This design comes from an exercise in tuning for small area and a short achievable clock period on the open sky130 flow, not from production work.
At most, simulation tests tie the RTL to the original design; equivalence was not proved.
The series may have gaps, and a smaller design here may also do less where the tests do not look.
For run 2, only the layout was checked, not whether the RTL still works.

==> run_1/final_congestion.png <==
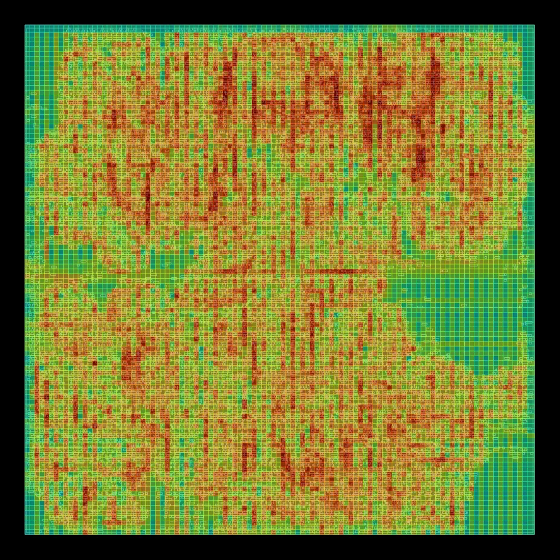
==> run_1/registers.png <==
Other sequential cells in the stronger gray, the rest of the logic in the fainter gray.
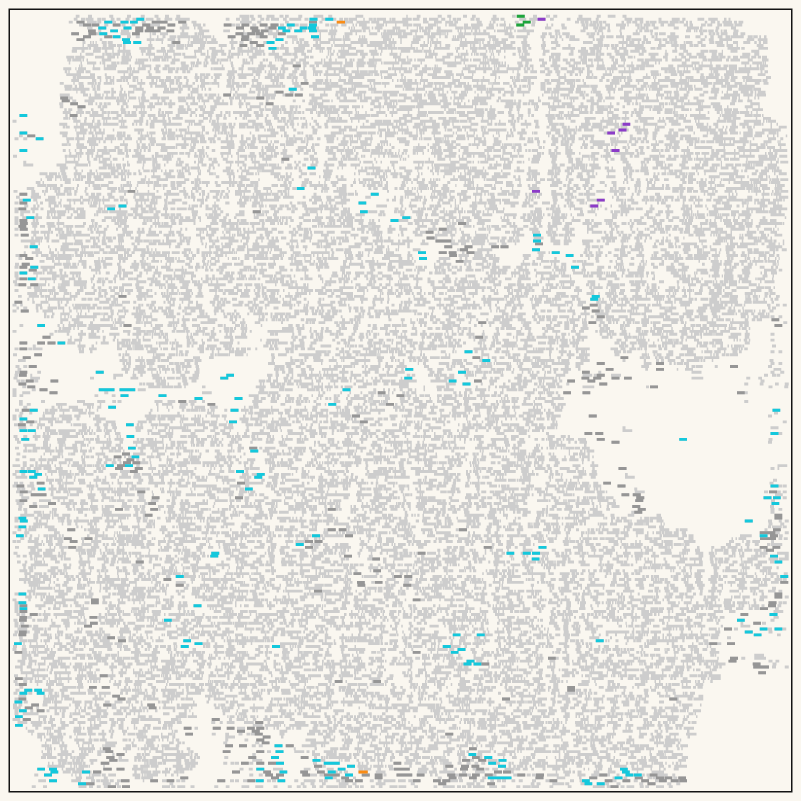
==> run_1/final_placement.png <==
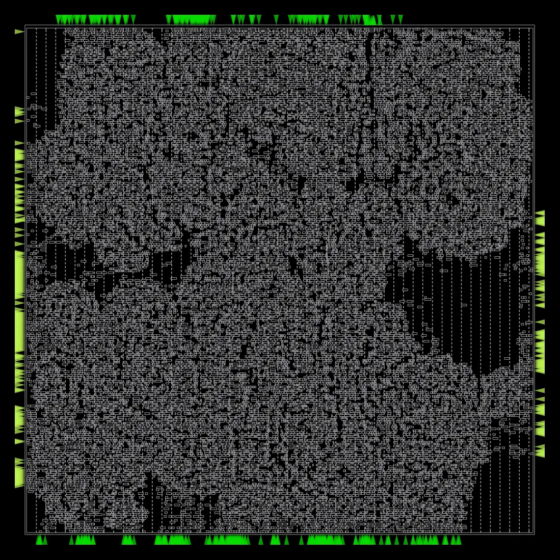
<file path="flow/run.sh">
#!/bin/bash
# synth_recipe.tcl (not shown) runs the flow's synth.tcl, then flattens the netlist and writes it again
# the make line also repeats each setting of config.mk as NAME=value (left out here)
make -C /OpenROAD-flow-scripts/flow DESIGN_CONFIG=/design/flow/config.mk WORK_HOME=/design/flow/orfs CLKGATE_MAP_FILE= SYNTH_SCRIPT=/design/flow/synth_recipe.tcl finish
</file>
<file path="flow/config.mk">
export PLATFORM = sky130hd
export DESIGN_NAME = FilterPipe
export DESIGN_NICKNAME = FilterPipe
export VERILOG_FILES = /design/flow/design.v
export SDC_FILE = /design/flow/constraint.sdc
export NUM_CORES = 8
export LEC_CHECK = 0
export CAP_MARGIN = 20
export CORE_MARGIN = 2
export CORE_UTILIZATION = 40
export PLACE_DENSITY_LB_ADDON = 0.1
export SLEW_MARGIN = 20
</file>
<file path="flow/design.v">
module ConvolutionModule (
    input [199:0] matrix_a,      
    input [199:0] matrix_b,      
    input [1:0] matrix_size,     
    output reg signed [15:0] result_out
);
    function [7:0] get_pixel;
        input [199:0] matrix;
        input [4:0] index;
        begin
            get_pixel = matrix[(index*8) +: 8];
        end
    endfunction
    function signed [7:0] get_kernel;
        input [199:0] matrix;
        input [4:0] index;
        begin
            get_kernel = matrix[(index*8) +: 8];
        end
    endfunction
    function [4:0] get_index;
        input [2:0] row;
        input [2:0] col;
        begin
            get_index = row * 5 + col;  
        end
    endfunction
    function is_valid_coord;
        input [2:0] row;
        input [2:0] col;
        input [1:0] size;
        begin
            case (size)
                2'b00: is_valid_coord = (row < 2) && (col < 2);  
                2'b01: is_valid_coord = (row < 3) && (col < 3);  
                2'b10: is_valid_coord = (row < 4) && (col < 4);  
                2'b11: is_valid_coord = (row < 5) && (col < 5);  
                default: is_valid_coord = 0;
            endcase
        end
    endfunction
    function signed [15:0] optimized_convolution;
        input [199:0] pixels;
        input [199:0] kernel;
        input [1:0] size;
        reg signed [19:0] sum;  
        reg [7:0] pixel_val;
        reg signed [7:0] kernel_val;
        reg [2:0] row, col;
        reg [4:0] idx;
        begin
            sum = 20'sb0;
            for (row = 0; row < 5; row = row + 1) begin
                for (col = 0; col < 5; col = col + 1) begin
                    if (is_valid_coord(row, col, size)) begin
                        idx = get_index(row, col);
                        pixel_val = get_pixel(pixels, idx);
                        kernel_val = get_kernel(kernel, idx);
                        sum = sum + ($signed({1'b0, pixel_val}) * kernel_val);
                    end
                end
            end
            if (sum > 20'sd32767) 
                optimized_convolution = 16'sd32767;
            else if (sum < -20'sd32768)
                optimized_convolution = -16'sd32768;
            else
                optimized_convolution = sum[15:0];
        end
    endfunction
    always @(*) begin
        result_out = optimized_convolution(matrix_a, matrix_b, matrix_size);
    end
endmodule
module sqrt (
    input  wire [31:0] in,
    output reg  [15:0] out   
);
    integer i;
    reg [15:0] x;
    reg [31:0] temp;
    always @(*) begin
        x = 16'h0;
        for (i = 15; i >= 0; i = i - 1) begin
            temp = (x | (1 << i));
            if ((temp * temp) <= in) begin
                x = temp;
            end
        end
        out = x;
    end
endmodule
module Coprocessor (
    input [2:0] op_code,                     
    input [1:0] matrix_size,                 
    input [199:0] matrix_a,                  
    input [199:0] matrix_b,                  
    input [199:0] matrix_c,                  
    output reg process_Done,                
    output reg [199:0] result_final                                  
);
    wire signed [15:0] conv_gx, conv_gy;
    wire signed [15:0] conv_laplacian;
    ConvolutionModule conv_gx_unit (
        .matrix_a(matrix_a),
        .matrix_b(matrix_b),
        .matrix_size(matrix_size),
        .result_out(conv_gx)
    );
    ConvolutionModule conv_gy_unit (
        .matrix_a(matrix_a),
        .matrix_b(matrix_c),
        .matrix_size(matrix_size),
        .result_out(conv_gy)
    );
    ConvolutionModule conv_laplacian_unit (
        .matrix_a(matrix_a),
        .matrix_b(matrix_b),
        .matrix_size(matrix_size),
        .result_out(conv_laplacian)
    );
    wire signed [31:0] gx_squared, gy_squared, sum_squares;
    wire signed [15:0] sqrt_result;
    wire [7:0] saturated_result_gradient, saturated_result_laplacian;
    assign gx_squared = conv_gx * conv_gx;
    assign gy_squared = conv_gy * conv_gy; 
    assign sum_squares = gx_squared + gy_squared;
    sqrt sqrt_unit (
        .in(sum_squares),
        .out(sqrt_result)           
    );
    assign saturated_result_gradient = (sqrt_result > 16'd255) ? 8'd255 : 
                                      (sqrt_result < 16'd0) ? 8'd0 : 
                                      sqrt_result[7:0];
    assign saturated_result_laplacian = (conv_laplacian > 16'sd255) ? 8'd255 : 
                                       (conv_laplacian < -16'sd255) ? 8'd0 :
                                       (conv_laplacian < 16'sd0) ? 8'd0 :
                                       conv_laplacian[7:0];
    always @(*) begin
        case (op_code)
            3'b110: begin  
                result_final = {192'b0, saturated_result_laplacian};   
                process_Done = 1'b1;                     
            end
            3'b111: begin  
                result_final = {192'b0, saturated_result_gradient};   
                process_Done = 1'b1;                     
            end
            default: begin 
                result_final = 200'b0;
                process_Done = 1'b0;
            end
        endcase
    end
endmodule
module FilterPipe (
    input  wire         clk,
    input  wire         rst,
    input  wire         in_valid,
    input  wire [2:0]   op_code,
    input  wire [1:0]   matrix_size,
    input  wire [199:0] matrix_a,
    input  wire [199:0] matrix_b,
    input  wire [199:0] matrix_c,
    output reg          out_valid,
    output reg  [7:0]   result
);
    reg         v_r;
    reg [2:0]   op_r;
    reg [1:0]   size_r;
    reg [199:0] a_r, b_r, c_r;
    wire [199:0] result_final;
    wire         done;
    Coprocessor core (
        .op_code(op_r),
        .matrix_size(size_r),
        .matrix_a(a_r),
        .matrix_b(b_r),
        .matrix_c(c_r),
        .process_Done(done),
        .result_final(result_final)
    );
    always @(posedge clk) begin
        if (rst) begin
            v_r       <= 1'b0;
            out_valid <= 1'b0;
        end else begin
            v_r       <= in_valid;
            out_valid <= v_r;
        end
        op_r   <= op_code;
        size_r <= matrix_size;
        a_r    <= matrix_a;
        b_r    <= matrix_b;
        c_r    <= matrix_c;
        result <= result_final[7:0];
    end
endmodule
</file>
<file path="flow/constraint.sdc">
create_clock -name core_clock -period 190.0 [get_ports {clk}]
set_input_delay 38.0000 -clock core_clock [delete_from_list [all_inputs] [get_ports {clk}]]
set_output_delay 38.0000 -clock core_clock [all_outputs]
set_load 0.01 [all_outputs]
</file>
==> flow_metrics.env, run 1 <==
export IMPL_status="no timing/DRC/antenna violations"
export IMPL_critPathLaunchType="register"
export IMPL_crit_family="adder cells"
export IMPL_die_w_um=728
export IMPL_hold_slack_ps=441
export IMPL_drv_slew=0
export IMPL_synthesis_area_mm2=0.210
export IMPL_synth_mux_area_share_pct=0.472
export IMPL_synth_compound_area_share_pct=8.91
export IMPL_holdCritStartpoint="v_r"
export IMPL_grt_pass1_vias=166195
export IMPL_cp_startpoint="a_r[3]"
export IMPL_hold_end="out_valid"
export IMPL_clk_latency_ps=940
export IMPL_cts_buffers=102
export IMPL_grt_remaining_overflow=0
export IMPL_ys_top_cells_by_count="5187 x inv_1, 3962 x ha_1, 3466 x fa_1"
export IMPL_routedWlPerCell_um=22.7
export IMPL_die_y_um=728
export IMPL_first_pass_iters=9
export IMPL_antenna_found_initial=84
export IMPL_drt_iter0_drc=9358
export IMPL_fmax_mhz=5.57
export IMPL_crit_slowest_cell="fa_1"
export IMPL_synth_most_common_cell="inv_1"
export IMPL_grt_max_degree=110
export IMPL_synth_area_leader_cell="fa_1"
export IMPL_synthXorXnorAreaFrac_pct=4.65
export IMPL_routed_wl_um=704000
-- final_congestion.png (at the start) --
total track usage: 26.8%
GRT met1 Usage: 38.0%

-- registers.png (at the start) --
legend:
  green:
    signal: `op_r`
    placed_flops: 3
  orange:
    signal: `size_r`
    placed_flops: 2
  purple:
    signal: `result`
    placed_flops: 8
    where: upper right
  cyan:
    signal: `b_r`
    placed_flops: 200
    where: all over the die
not colored: 402
register area: 0.0123 mm²
Seq/total area: 5.38%
post-layout util: 43.9%

-- final_placement.png (at the start) --
final std cells w/o fill: 31058
TAP cells: 6942
core box area: 0.522 mm²
row cnt: 265
seq_cells: 615

==> run 1: layout make-up <==
class	count	area, µm²	share of cell area, %
Clock inverter	72	847	0.370
Sequential cell	615	12300	5.38
Multi-Input combinational cell	17137	177000	77.0
Inverter	5212	19600	8.55
Timing Repair Buffer	896	8330	3.63
Antenna cell	73	183	0.0797
Clock buffer	111	2650	1.16
Tap cell	6942	8690	3.79
==> run 1: repair_timing <==
action	4_1_cts	5_1_grt
hold buffers	0	0
resized for setup	0	36
endpoints found under the setup margin	0	7
buffers inserted	0	2
==> run 1: cells by family (layout without fill, tap and decap cells) <==
group                      after synthesis  after routing
adders and majority gates             7428           7428
buffers and inverters                 5624           6291
and+or+nand+nor                       5537           5537
AOI/OAI and AO/OA                     2993           2993
xor gates and xnor gates              1090           1090
DFF                                    615            615
muxes                                   89             89
other                                    0             73
==> run 1: per-layer routing <==
metal,vias to the layer above,part of all wire [%],GRT usage (%)
li1,74367,-,-
met3,631,4.8,2.87
met2,3434,45,43.2
met4,22,3.2,7.59
met5,-,0.022,0
met1,78866,47,38.0
==> run 1: registers in the layout, indices dropped and copies added (netlist names) <==
signal	count
b_r	200
c_r	200
a_r	200
out_valid	1
result	8
v_r	1
size_r	2
op_r	3
==> run_1/met3.png <==
Bar = 200 µm. Cells faint in the background.
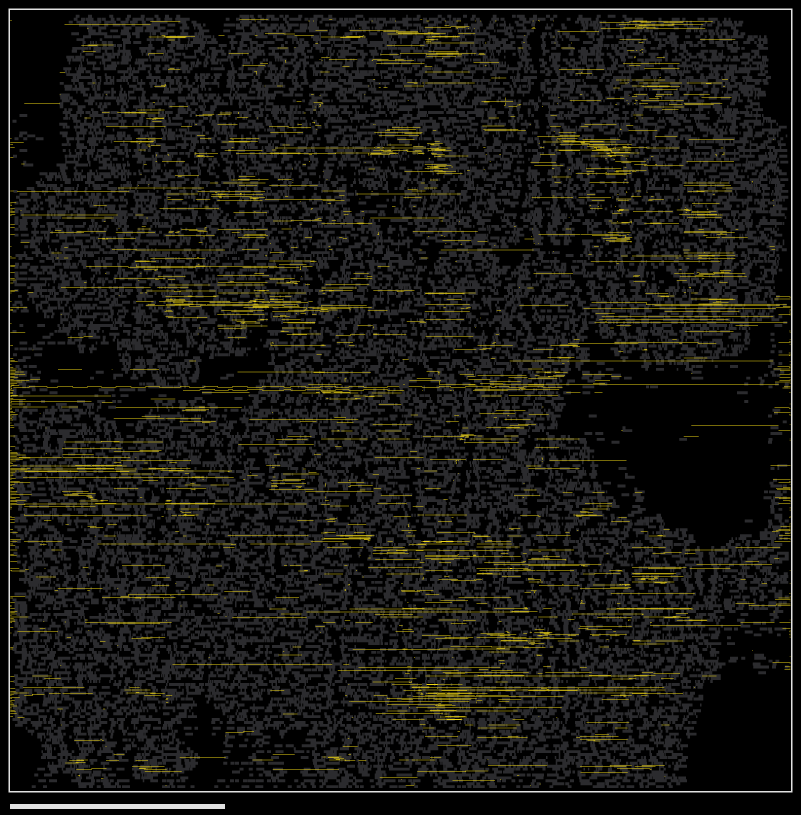

## Run 2: large edit since run 1, in outline
flow/design.v: 198 -> 5278 lines; modules unchanged: 0
  ConvFront: new, 4712 lines
  ConvBack: new, 215 lines
  FA: new, 4 lines
  HA: new, 4 lines
  sqrt: edited, 18 -> 233 lines
  Coprocessor: edited, 63 -> 32 lines
  Magnitudes: new, 22 lines
  FilterPipe: edited, 43 -> 56 lines
  removed: ConvolutionModule
==> module Magnitudes as of run 2 <==
module Magnitudes (
    input  wire [93:0]   pb,
    input  wire [93:0]   pc,
    output wire [7:0]   ax,       
    output wire [7:0]   ay,       
    output wire         satx,     
    output wire         saty,     
    output wire         negx      
);
    wire [19:0] sb, sc;
    ConvBack sum_b (.p(pb), .s(sb));
    ConvBack sum_c (.p(pc), .s(sc));
    wire bx_hi0 = ~|sb[19:8];
    wire bx_hi1 = &sb[19:8];
    wire by_hi0 = ~|sc[19:8];
    wire by_hi1 = &sc[19:8];
    assign negx = sb[19];
    assign satx = ~(bx_hi0 | (bx_hi1 & |sb[7:0]));
    assign saty = ~(by_hi0 | (by_hi1 & |sc[7:0]));
    assign ax = sb[19] ? (~sb[7:0] + 8'd1) : sb[7:0];
    assign ay = sc[19] ? (~sc[7:0] + 8'd1) : sc[7:0];
endmodule
==> module HA as of run 2 <==
module HA (input wire a, input wire b, output wire s, output wire co);
    assign s  = a ^ b;
    assign co = a & b;
endmodule
==> module FilterPipe as of run 2 <==
module FilterPipe (
    input  wire         clk,
    input  wire         rst,
    input  wire         in_valid,
    input  wire [2:0]   op_code,
    input  wire [1:0]   matrix_size,
    input  wire [199:0] matrix_a,
    input  wire [199:0] matrix_b,
    input  wire [199:0] matrix_c,
    output reg          out_valid,
    output reg  [7:0]   result
);
    wire [93:0] pb, pc;
    Coprocessor core (
        .matrix_size(matrix_size), .matrix_a(matrix_a), .matrix_b(matrix_b),
        .matrix_c(matrix_c), .pb(pb), .pc(pc)
    );
    reg         v_r;
    reg [2:0]   op_r;
    reg [93:0] pb_r, pc_r;
    always @(posedge clk) begin
        if (rst) v_r <= 1'b0;
        else     v_r <= in_valid;
        op_r <= op_code;
        pb_r <= pb;
        pc_r <= pc;
    end
    wire [7:0] ax, ay;
    wire       satx, saty, negx;
    Magnitudes mag (
        .pb(pb_r), .pc(pc_r),
        .ax(ax), .ay(ay), .satx(satx), .saty(saty), .negx(negx)
    );
    reg        v_m, satx_m, saty_m, negx_m, is6_m, is7_m;
    reg [7:0]  ax_m, ay_m;
    always @(posedge clk) begin
        if (rst) v_m <= 1'b0;
        else     v_m <= v_r;
        satx_m <= satx;
        saty_m <= saty;
        negx_m <= negx;
        is6_m  <= (op_r == 3'd6);
        is7_m  <= (op_r == 3'd7);
        ax_m   <= ax;
        ay_m   <= ay;
    end
    wire [7:0] grad;
    sqrt sqrt_unit (.x(ax_m), .y(ay_m), .out(grad));
    wire [7:0] grad_s = (satx_m | saty_m) ? 8'd255 : grad;
    wire [7:0] lap    = negx_m ? 8'd0 : (satx_m ? 8'd255 : ax_m);
    always @(posedge clk) begin
        if (rst) out_valid <= 1'b0;
        else     out_valid <= v_m;
        result <= is6_m ? lap : (is7_m ? grad_s : 8'd0);
    end
endmodule
==> module sqrt as of run 2 <==
module sqrt (
    input  wire [7:0] x,
    input  wire [7:0] y,
    output wire [7:0] out
);
  wire q0 = x[0] & x[1];
  wire q1 = x[0] & x[2];
  wire q2 = x[0] & x[3];
  wire q3 = x[0] & x[4];
  wire q4 = x[0] & x[5];
  wire q5 = x[0] & x[6];
  wire q6 = x[0] & x[7];
  wire q7 = x[1] & x[2];
  wire q8 = x[1] & x[3];
  wire q9 = x[1] & x[4];
  wire q10 = x[1] & x[5];
  wire q11 = x[1] & x[6];
  wire q12 = x[1] & x[7];
  wire q13 = x[2] & x[3];
  wire q14 = x[2] & x[4];
  wire q15 = x[2] & x[5];
  wire q16 = x[2] & x[6];
  wire q17 = x[2] & x[7];
  wire q18 = x[3] & x[4];
  wire q19 = x[3] & x[5];
  wire q20 = x[3] & x[6];
  wire q21 = x[3] & x[7];
  wire q22 = x[4] & x[5];
  wire q23 = x[4] & x[6];
  wire q24 = x[4] & x[7];
  wire q25 = x[5] & x[6];
  wire q26 = x[5] & x[7];
  wire q27 = x[6] & x[7];
  wire q28 = y[0] & y[1];
  wire q29 = y[0] & y[2];
  wire q30 = y[0] & y[3];
  wire q31 = y[0] & y[4];
  wire q32 = y[0] & y[5];
  wire q33 = y[0] & y[6];
  wire q34 = y[0] & y[7];
  wire q35 = y[1] & y[2];
  wire q36 = y[1] & y[3];
  wire q37 = y[1] & y[4];
  wire q38 = y[1] & y[5];
  wire q39 = y[1] & y[6];
  wire q40 = y[1] & y[7];
  wire q41 = y[2] & y[3];
  wire q42 = y[2] & y[4];
  wire q43 = y[2] & y[5];
  wire q44 = y[2] & y[6];
  wire q45 = y[2] & y[7];
  wire q46 = y[3] & y[4];
  wire q47 = y[3] & y[5];
  wire q48 = y[3] & y[6];
  wire q49 = y[3] & y[7];
  wire q50 = y[4] & y[5];
  wire q51 = y[4] & y[6];
  wire q52 = y[4] & y[7];
  wire q53 = y[5] & y[6];
  wire q54 = y[5] & y[7];
  wire q55 = y[6] & y[7];
  wire q56, q57;
  HA u_q56 (.a(x[0]), .b(y[0]), .s(q56), .co(q57));
  wire q58, q59;
  FA u_q58 (.a(q0), .b(x[1]), .c(q28), .s(q58), .co(q59));
  wire q60, q61;
  HA u_q60 (.a(y[1]), .b(q58), .s(q60), .co(q61));
  wire q62, q63;
  FA u_q62 (.a(q1), .b(q29), .c(q59), .s(q62), .co(q63));
  wire q64, q65;
  HA u_q64 (.a(q61), .b(q62), .s(q64), .co(q65));
  wire q66, q67;
  FA u_q66 (.a(q2), .b(q7), .c(x[2]), .s(q66), .co(q67));
  wire q68, q69;
  FA u_q68 (.a(q30), .b(q35), .c(y[2]), .s(q68), .co(q69));
  wire q70, q71;
  FA u_q70 (.a(q66), .b(q68), .c(q63), .s(q70), .co(q71));
  wire q72, q73;
  HA u_q72 (.a(q65), .b(q70), .s(q72), .co(q73));
  wire q74, q75;
  FA u_q74 (.a(q3), .b(q8), .c(q31), .s(q74), .co(q75));
  wire q76, q77;
  FA u_q76 (.a(q36), .b(q67), .c(q69), .s(q76), .co(q77));
  wire q78, q79;
  FA u_q78 (.a(q74), .b(q76), .c(q71), .s(q78), .co(q79));
  wire q80, q81;
  HA u_q80 (.a(q73), .b(q78), .s(q80), .co(q81));
  wire q82, q83;
  FA u_q82 (.a(q4), .b(q9), .c(q13), .s(q82), .co(q83));
  wire q84, q85;
  FA u_q84 (.a(x[3]), .b(q32), .c(q37), .s(q84), .co(q85));
  wire q86, q87;
  FA u_q86 (.a(q41), .b(y[3]), .c(q75), .s(q86), .co(q87));
  wire q88, q89;
  FA u_q88 (.a(q82), .b(q84), .c(q77), .s(q88), .co(q89));
  wire q90, q91;
  FA u_q90 (.a(q86), .b(q88), .c(q79), .s(q90), .co(q91));
  wire q92, q93;
  HA u_q92 (.a(q81), .b(q90), .s(q92), .co(q93));
  wire q94, q95;
  FA u_q94 (.a(q5), .b(q10), .c(q14), .s(q94), .co(q95));
  wire q96, q97;
  FA u_q96 (.a(q33), .b(q38), .c(q42), .s(q96), .co(q97));
  wire q98, q99;
  FA u_q98 (.a(q83), .b(q85), .c(q94), .s(q98), .co(q99));
  wire q100, q101;
  FA u_q100 (.a(q96), .b(q87), .c(q98), .s(q100), .co(q101));
  wire q102, q103;
  FA u_q102 (.a(q89), .b(q100), .c(q91), .s(q102), .co(q103));
  wire q104, q105;
  HA u_q104 (.a(q93), .b(q102), .s(q104), .co(q105));
  wire q106, q107;
  FA u_q106 (.a(q6), .b(q11), .c(q15), .s(q106), .co(q107));
  wire q108, q109;
  FA u_q108 (.a(q18), .b(x[4]), .c(q34), .s(q108), .co(q109));
  wire q110, q111;
  FA u_q110 (.a(q39), .b(q43), .c(q46), .s(q110), .co(q111));
  wire q112, q113;
  FA u_q112 (.a(y[4]), .b(q95), .c(q97), .s(q112), .co(q113));
  wire q114, q115;
  FA u_q114 (.a(q106), .b(q108), .c(q110), .s(q114), .co(q115));
  wire q116, q117;
  FA u_q116 (.a(q99), .b(q112), .c(q114), .s(q116), .co(q117));
  wire q118, q119;
  FA u_q118 (.a(q101), .b(q116), .c(q103), .s(q118), .co(q119));
  wire q120, q121;
  HA u_q120 (.a(q105), .b(q118), .s(q120), .co(q121));
  wire q122, q123;
  FA u_q122 (.a(q12), .b(q16), .c(q19), .s(q122), .co(q123));
  wire q124, q125;
  FA u_q124 (.a(q40), .b(q44), .c(q47), .s(q124), .co(q125));
  wire q126, q127;
  FA u_q126 (.a(q107), .b(q109), .c(q111), .s(q126), .co(q127));
  wire q128, q129;
  FA u_q128 (.a(q122), .b(q124), .c(q113), .s(q128), .co(q129));
  wire q130, q131;
  FA u_q130 (.a(q115), .b(q126), .c(q128), .s(q130), .co(q131));
  wire q132, q133;
  FA u_q132 (.a(q117), .b(q130), .c(q119), .s(q132), .co(q133));
  wire q134, q135;
  HA u_q134 (.a(q121), .b(q132), .s(q134), .co(q135));
  wire q136, q137;
  FA u_q136 (.a(q17), .b(q20), .c(q22), .s(q136), .co(q137));
  wire q138, q139;
  FA u_q138 (.a(x[5]), .b(q45), .c(q48), .s(q138), .co(q139));
  wire q140, q141;
  FA u_q140 (.a(q50), .b(y[5]), .c(q123), .s(q140), .co(q141));
  wire q142, q143;
  FA u_q142 (.a(q125), .b(q136), .c(q138), .s(q142), .co(q143));
  wire q144, q145;
  FA u_q144 (.a(q127), .b(q140), .c(q142), .s(q144), .co(q145));
  wire q146, q147;
  FA u_q146 (.a(q129), .b(q144), .c(q131), .s(q146), .co(q147));
  wire q148, q149;
  FA u_q148 (.a(q146), .b(q133), .c(q135), .s(q148), .co(q149));
  wire q150, q151;
  FA u_q150 (.a(q21), .b(q23), .c(q49), .s(q150), .co(q151));
  wire q152, q153;
  FA u_q152 (.a(q51), .b(q137), .c(q139), .s(q152), .co(q153));
  wire q154, q155;
  FA u_q154 (.a(q150), .b(q141), .c(q143), .s(q154), .co(q155));
  wire q156, q157;
  FA u_q156 (.a(q152), .b(q145), .c(q154), .s(q156), .co(q157));
  wire q158, q159;
  FA u_q158 (.a(q156), .b(q147), .c(q149), .s(q158), .co(q159));
  wire q160, q161;
  FA u_q160 (.a(q24), .b(q25), .c(x[6]), .s(q160), .co(q161));
  wire q162, q163;
  FA u_q162 (.a(q52), .b(q53), .c(y[6]), .s(q162), .co(q163));
  wire q164, q165;
  FA u_q164 (.a(q151), .b(q160), .c(q162), .s(q164), .co(q165));
  wire q166, q167;
  FA u_q166 (.a(q153), .b(q164), .c(q155), .s(q166), .co(q167));
  wire q168, q169;
  FA u_q168 (.a(q166), .b(q157), .c(q159), .s(q168), .co(q169));
  wire q170, q171;
  FA u_q170 (.a(q26), .b(q54), .c(q161), .s(q170), .co(q171));
  wire q172, q173;
  FA u_q172 (.a(q163), .b(q165), .c(q170), .s(q172), .co(q173));
  wire q174, q175;
  FA u_q174 (.a(q172), .b(q167), .c(q169), .s(q174), .co(q175));
  wire q176, q177;
  FA u_q176 (.a(q27), .b(x[7]), .c(q55), .s(q176), .co(q177));
  wire q178, q179;
  FA u_q178 (.a(y[7]), .b(q176), .c(q171), .s(q178), .co(q179));
  wire q180, q181;
  FA u_q180 (.a(q173), .b(q178), .c(q175), .s(q180), .co(q181));
  wire q182, q183;
  FA u_q182 (.a(q177), .b(q179), .c(q181), .s(q182), .co(q183));
  wire q184 = q183;
  wire [16:0] ss = {q184, q182, q180, q174, q168, q158, q148, q134, q120, q104, q92, q80, q72, q64, q60, q57, q56};
  wire [0:0] r0 = 1'b0;
  wire [2:0] ri1 = {1'b0, ss[15:14]};
  wire [2:0] tr1 = {1'b0, 2'b01};
  wire [2:0] df1 = ri1 - tr1;
  wire ge1 = ~df1[2];
  wire [1:0] rm1 = ge1 ? df1[1:0] : ri1[1:0];
  wire [3:0] ri2 = {rm1, ss[13:12]};
  wire [3:0] tr2 = {1'b0, ge1, 2'b01};
  wire [3:0] df2 = ri2 - tr2;
  wire ge2 = ~df2[3];
  wire [2:0] rm2 = ge2 ? df2[2:0] : ri2[2:0];
  wire [4:0] ri3 = {rm2, ss[11:10]};
  wire [4:0] tr3 = {1'b0, ge1, ge2, 2'b01};
  wire [4:0] df3 = ri3 - tr3;
  wire ge3 = ~df3[4];
  wire [3:0] rm3 = ge3 ? df3[3:0] : ri3[3:0];
  wire [5:0] ri4 = {rm3, ss[9:8]};
  wire [5:0] tr4 = {1'b0, ge1, ge2, ge3, 2'b01};
  wire [5:0] df4 = ri4 - tr4;
  wire ge4 = ~df4[5];
  wire [4:0] rm4 = ge4 ? df4[4:0] : ri4[4:0];
  wire [6:0] ri5 = {rm4, ss[7:6]};
  wire [6:0] tr5 = {1'b0, ge1, ge2, ge3, ge4, 2'b01};
  wire [6:0] df5 = ri5 - tr5;
  wire ge5 = ~df5[6];
  wire [5:0] rm5 = ge5 ? df5[5:0] : ri5[5:0];
  wire [7:0] ri6 = {rm5, ss[5:4]};
  wire [7:0] tr6 = {1'b0, ge1, ge2, ge3, ge4, ge5, 2'b01};
  wire [7:0] df6 = ri6 - tr6;
  wire ge6 = ~df6[7];
  wire [6:0] rm6 = ge6 ? df6[6:0] : ri6[6:0];
  wire [8:0] ri7 = {rm6, ss[3:2]};
  wire [8:0] tr7 = {1'b0, ge1, ge2, ge3, ge4, ge5, ge6, 2'b01};
  wire [8:0] df7 = ri7 - tr7;
  wire ge7 = ~df7[8];
  wire [7:0] rm7 = ge7 ? df7[7:0] : ri7[7:0];
  wire [9:0] ri8 = {rm7, ss[1:0]};
  wire [9:0] tr8 = {1'b0, ge1, ge2, ge3, ge4, ge5, ge6, ge7, 2'b01};
  wire [9:0] df8 = ri8 - tr8;
  wire ge8 = ~df8[9];
  assign out = ss[16] ? 8'd255 : {ge1, ge2, ge3, ge4, ge5, ge6, ge7, ge8};
endmodule
==> module Coprocessor as of run 2 <==
module Coprocessor (
    input  wire [1:0]   matrix_size,
    input  wire [199:0] matrix_a,
    input  wire [199:0] matrix_b,
    input  wire [199:0] matrix_c,
    output wire [93:0]   pb,
    output wire [93:0]   pc
);
    wire m2 = matrix_size[1] | matrix_size[0];
    wire m3 = matrix_size[1];
    wire m4 = matrix_size[1] & matrix_size[0];
    wire [199:0] am;
    genvar e;
    generate
        for (e = 0; e < 25; e = e + 1) begin : g_mask
            localparam integer R = e / 5;
            localparam integer C = e % 5;
            localparam integer MX = (R > C) ? R : C;
            if (MX <= 1) begin : g_all
                assign am[8*e +: 8] = matrix_a[8*e +: 8];
            end else if (MX == 2) begin : g_2
                assign am[8*e +: 8] = matrix_a[8*e +: 8] & {8{m2}};
            end else if (MX == 3) begin : g_3
                assign am[8*e +: 8] = matrix_a[8*e +: 8] & {8{m3}};
            end else begin : g_4
                assign am[8*e +: 8] = matrix_a[8*e +: 8] & {8{m4}};
            end
        end
    endgenerate
    ConvFront conv_b (.am(am), .k(matrix_b), .p(pb));
    ConvFront conv_c (.am(am), .k(matrix_c), .p(pc));
endmodule
==> module FA as of run 2 <==
module FA (input wire a, input wire b, input wire c, output wire s, output wire co);
    assign s  = a ^ b ^ c;
    assign co = (a & b) | (a & c) | (b & c);
endmodule
--- a/flow/config.mk
+++ b/flow/config.mk
@@ -6,4 +6,5 @@
 export NUM_CORES = 8
 export LEC_CHECK = 0
+export ABC_AREA = 1
 export CAP_MARGIN = 20
 export CORE_MARGIN = 2
@@ -11,2 +12,3 @@
 export PLACE_DENSITY_LB_ADDON = 0.1
 export SLEW_MARGIN = 20
+export SYNTH_HIERARCHICAL = 1
==> run_2/met3.png <==
Bar = 100 µm. Cells faint in the background.
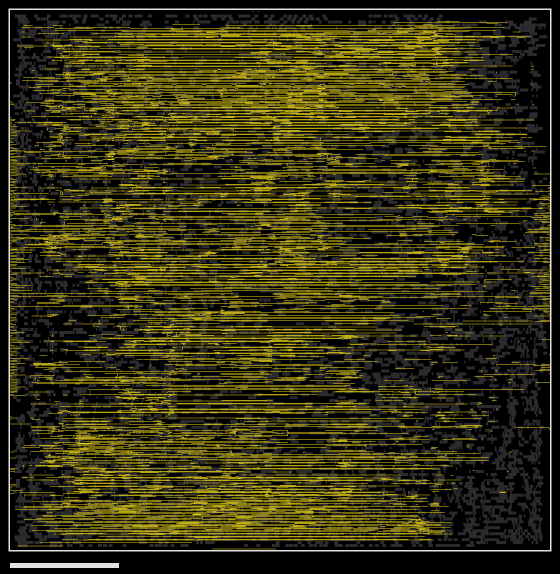
nets with wire on the layer: 1997
wire length on this layer: 102 mm
share of all routed wire: 18%
met3 usage: 28.1%
Via Count: 71071

==> run_2/clock_map.png <==
Bar = 100 µm.
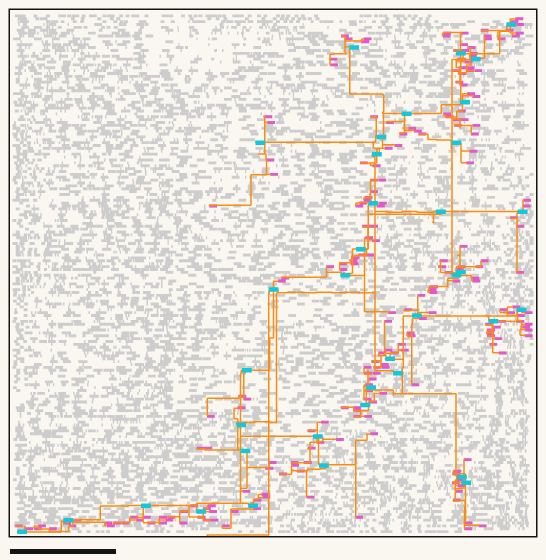
legend:
  cyan:
    item: cells driving clock nets
    count: 37
  orange:
    item: clock wires
    length: 5820 µm
  magenta:
    item: flip-flops
    count: 223
routed clock nets: 38
Setup Skew: 47.6 ps
clk latency of the worst-skew pair: 660 ps

==> run 2 against run 1 <==
Effect of this change: largest cell class unchanged; critical path depth fell by 680; still clean; cell count fell by 62%; critical path type is now input pin to register; synthesized area down 54%; register-to-register slack improved by 160000 ps.
==> flow_metrics.env, run 2 <==
export IMPL_drv_slew=0
export IMPL_antennaDiodeCount=18
export IMPL_tapCellCount=3185
export IMPL_synth_most_common_cell="nand2_1"
export IMPL_cts_buffers=37
export IMPL_placed_area_mm2=0.0980
export IMPL_synth_area_leader_cell="fa_1"
export IMPL_antenna_found_initial=51
export IMPL_inverters_excl_clock=451
export IMPL_placeableCoreArea_mm2=0.241
export IMPL_post_cts_setup_buffers=0
export IMPL_use_met1_pct=63.3
export IMPL_drt_iter0_drc=11239
export IMPL_reg_top3="pb_r (94), pc_r (94)"
export IMPL_crit_family="adder cells"
export IMPL_synthesis_area_mm2=0.0970
export IMPL_area_delta_synth_final_pct=2.53
export IMPL_routed_wl_um=559000
export IMPL_ys_top_cells_by_count="3469 x nand2_1, 3219 x fa_1, 803 x buf_6"
export IMPL_multi_input_area_share_pct=81.1
export IMPL_routedWlPerCell_um=47.3
export IMPL_critPathBufInv=4
export IMPL_top_usage_layer="met1"
export IMPL_n_all_buffers=753
export IMPL_grt_pass1_vias=74015
export IMPL_post_cts_resized=0
export IMPL_die_w_um=496
export IMPL_critPathKind="input pin to register"
export IMPL_wl_met1_um=225000
export IMPL_top_layer="met5"
export IMPL_cts_hold_fix_buffers=0
export IMPL_critPathLaunchType="input pin"
export IMPL_final_nets=12469
export IMPL_status="no timing/DRC/antenna violations"
export IMPL_crit_slowest_cell="fa_1"
export IMPL_multi_input_cells=7124
export IMPL_flops_and_latches=223
export IMPL_fmax_mhz=22.0
export IMPL_hold_slack_ps=396
export IMPL_dominant_cells="multi-input gates"
export IMPL_stdcell_count=11822
export IMPL_grt_max_degree=45
export IMPL_worst_hold_path_type="register to register"
export IMPL_post_route_util_pct=41.3
export IMPL_use_met2_pct=59.1
export IMPL_synth_top_cell_area_share_pct=66.4
export IMPL_dr_wl_met3_um=102000
export IMPL_first_pass_iters=8
export IMPL_grt_remaining_overflow=0
export IMPL_fp_row_count=180
export IMPL_nonClkBufAreaFrac_pct=7.25
export IMPL_register_area_mm2=0.00446
export IMPL_die_y_um=496
[run 2: modules after synthesis, one instance, submodules excluded]
module / area [µm²] / cells / flip-flops and latches
FilterPipe: 4750 / 295 / 223
ConvFront: 11300 / 2094 / 0
ConvBack: 328 / 69 / 0
HA: 12.5 / 1 / 0
Magnitudes: 631 / 142 / 0
FA: 20.0 / 1 / 0
Coprocessor: 1350 / 355 / 0
sqrt: 2530 / 466 / 0
[run 2: logic make-up (layout without fill, tap and decap cells)]
| logic type | after synthesis | after routing | share of synthesized area (%) |
|---|---|---|---|
| buf+inv | 1469 | 1272 | 12.7 |
| xor+xnor | 21 | 21 | 0.190 |
| compound gates | 46 | 46 | 0.280 |
| flops | 223 | 223 | 4.60 |
| fa+ha+maj | 3271 | 3271 | 67.1 |
| other cells | 0 | 18 | 0 |
| simple gates | 3786 | 3786 | 15.2 |
[run 2: path summary, 6_finish.rpt]
| path | slack, ps | end | start |
|---|---|---|---|
| hold / removal | 400 | out_valid | v_m |
| hold reg to reg | 400 | out_valid | v_m |
| setup / recovery | 144560 | pb_r[38] | matrix_size[0] |
| setup reg to reg | 173650 | result[0] | ax_m[1] |

==> what the ideal ports hide <==
How much do the figures lean on ideal ports? The routed layouts below were timed once more, with nothing changed but the port constraints.
Step 1 sets driving cells, clkbuf_16 on the clock port and buf_2 on the other inputs (assumed; they add their load-dependent delay and slew).
Step 2, shift: input delay + t, output delay - t, t = (earliest + latest rising clock arrival at the registers) / 2. This alone moves slack from input paths to output paths.
Three values: ideal ports, drivers, drivers and shift; two values: the first two.
run	t, ns	setup slack, ns	worst hold slack (ns)	slew at the worst register clock pin (ns)	worst slew at a driven data input, ns
run 1	0.992	10.431 / 10.431 / 10.431	0.441 / 0.441 / 0.441	0.08 / 0.08	0.13
run 2	0.702	144.564 / 144.609 / 143.907	0.396 / 0.396 / 0.396	0.07 / 0.07	0.26
After both steps setup and hold are still met in every run listed. The setup slack of run 2, which loses most, moves by +0.045 ns with the drivers and by -0.657 ns with both steps.
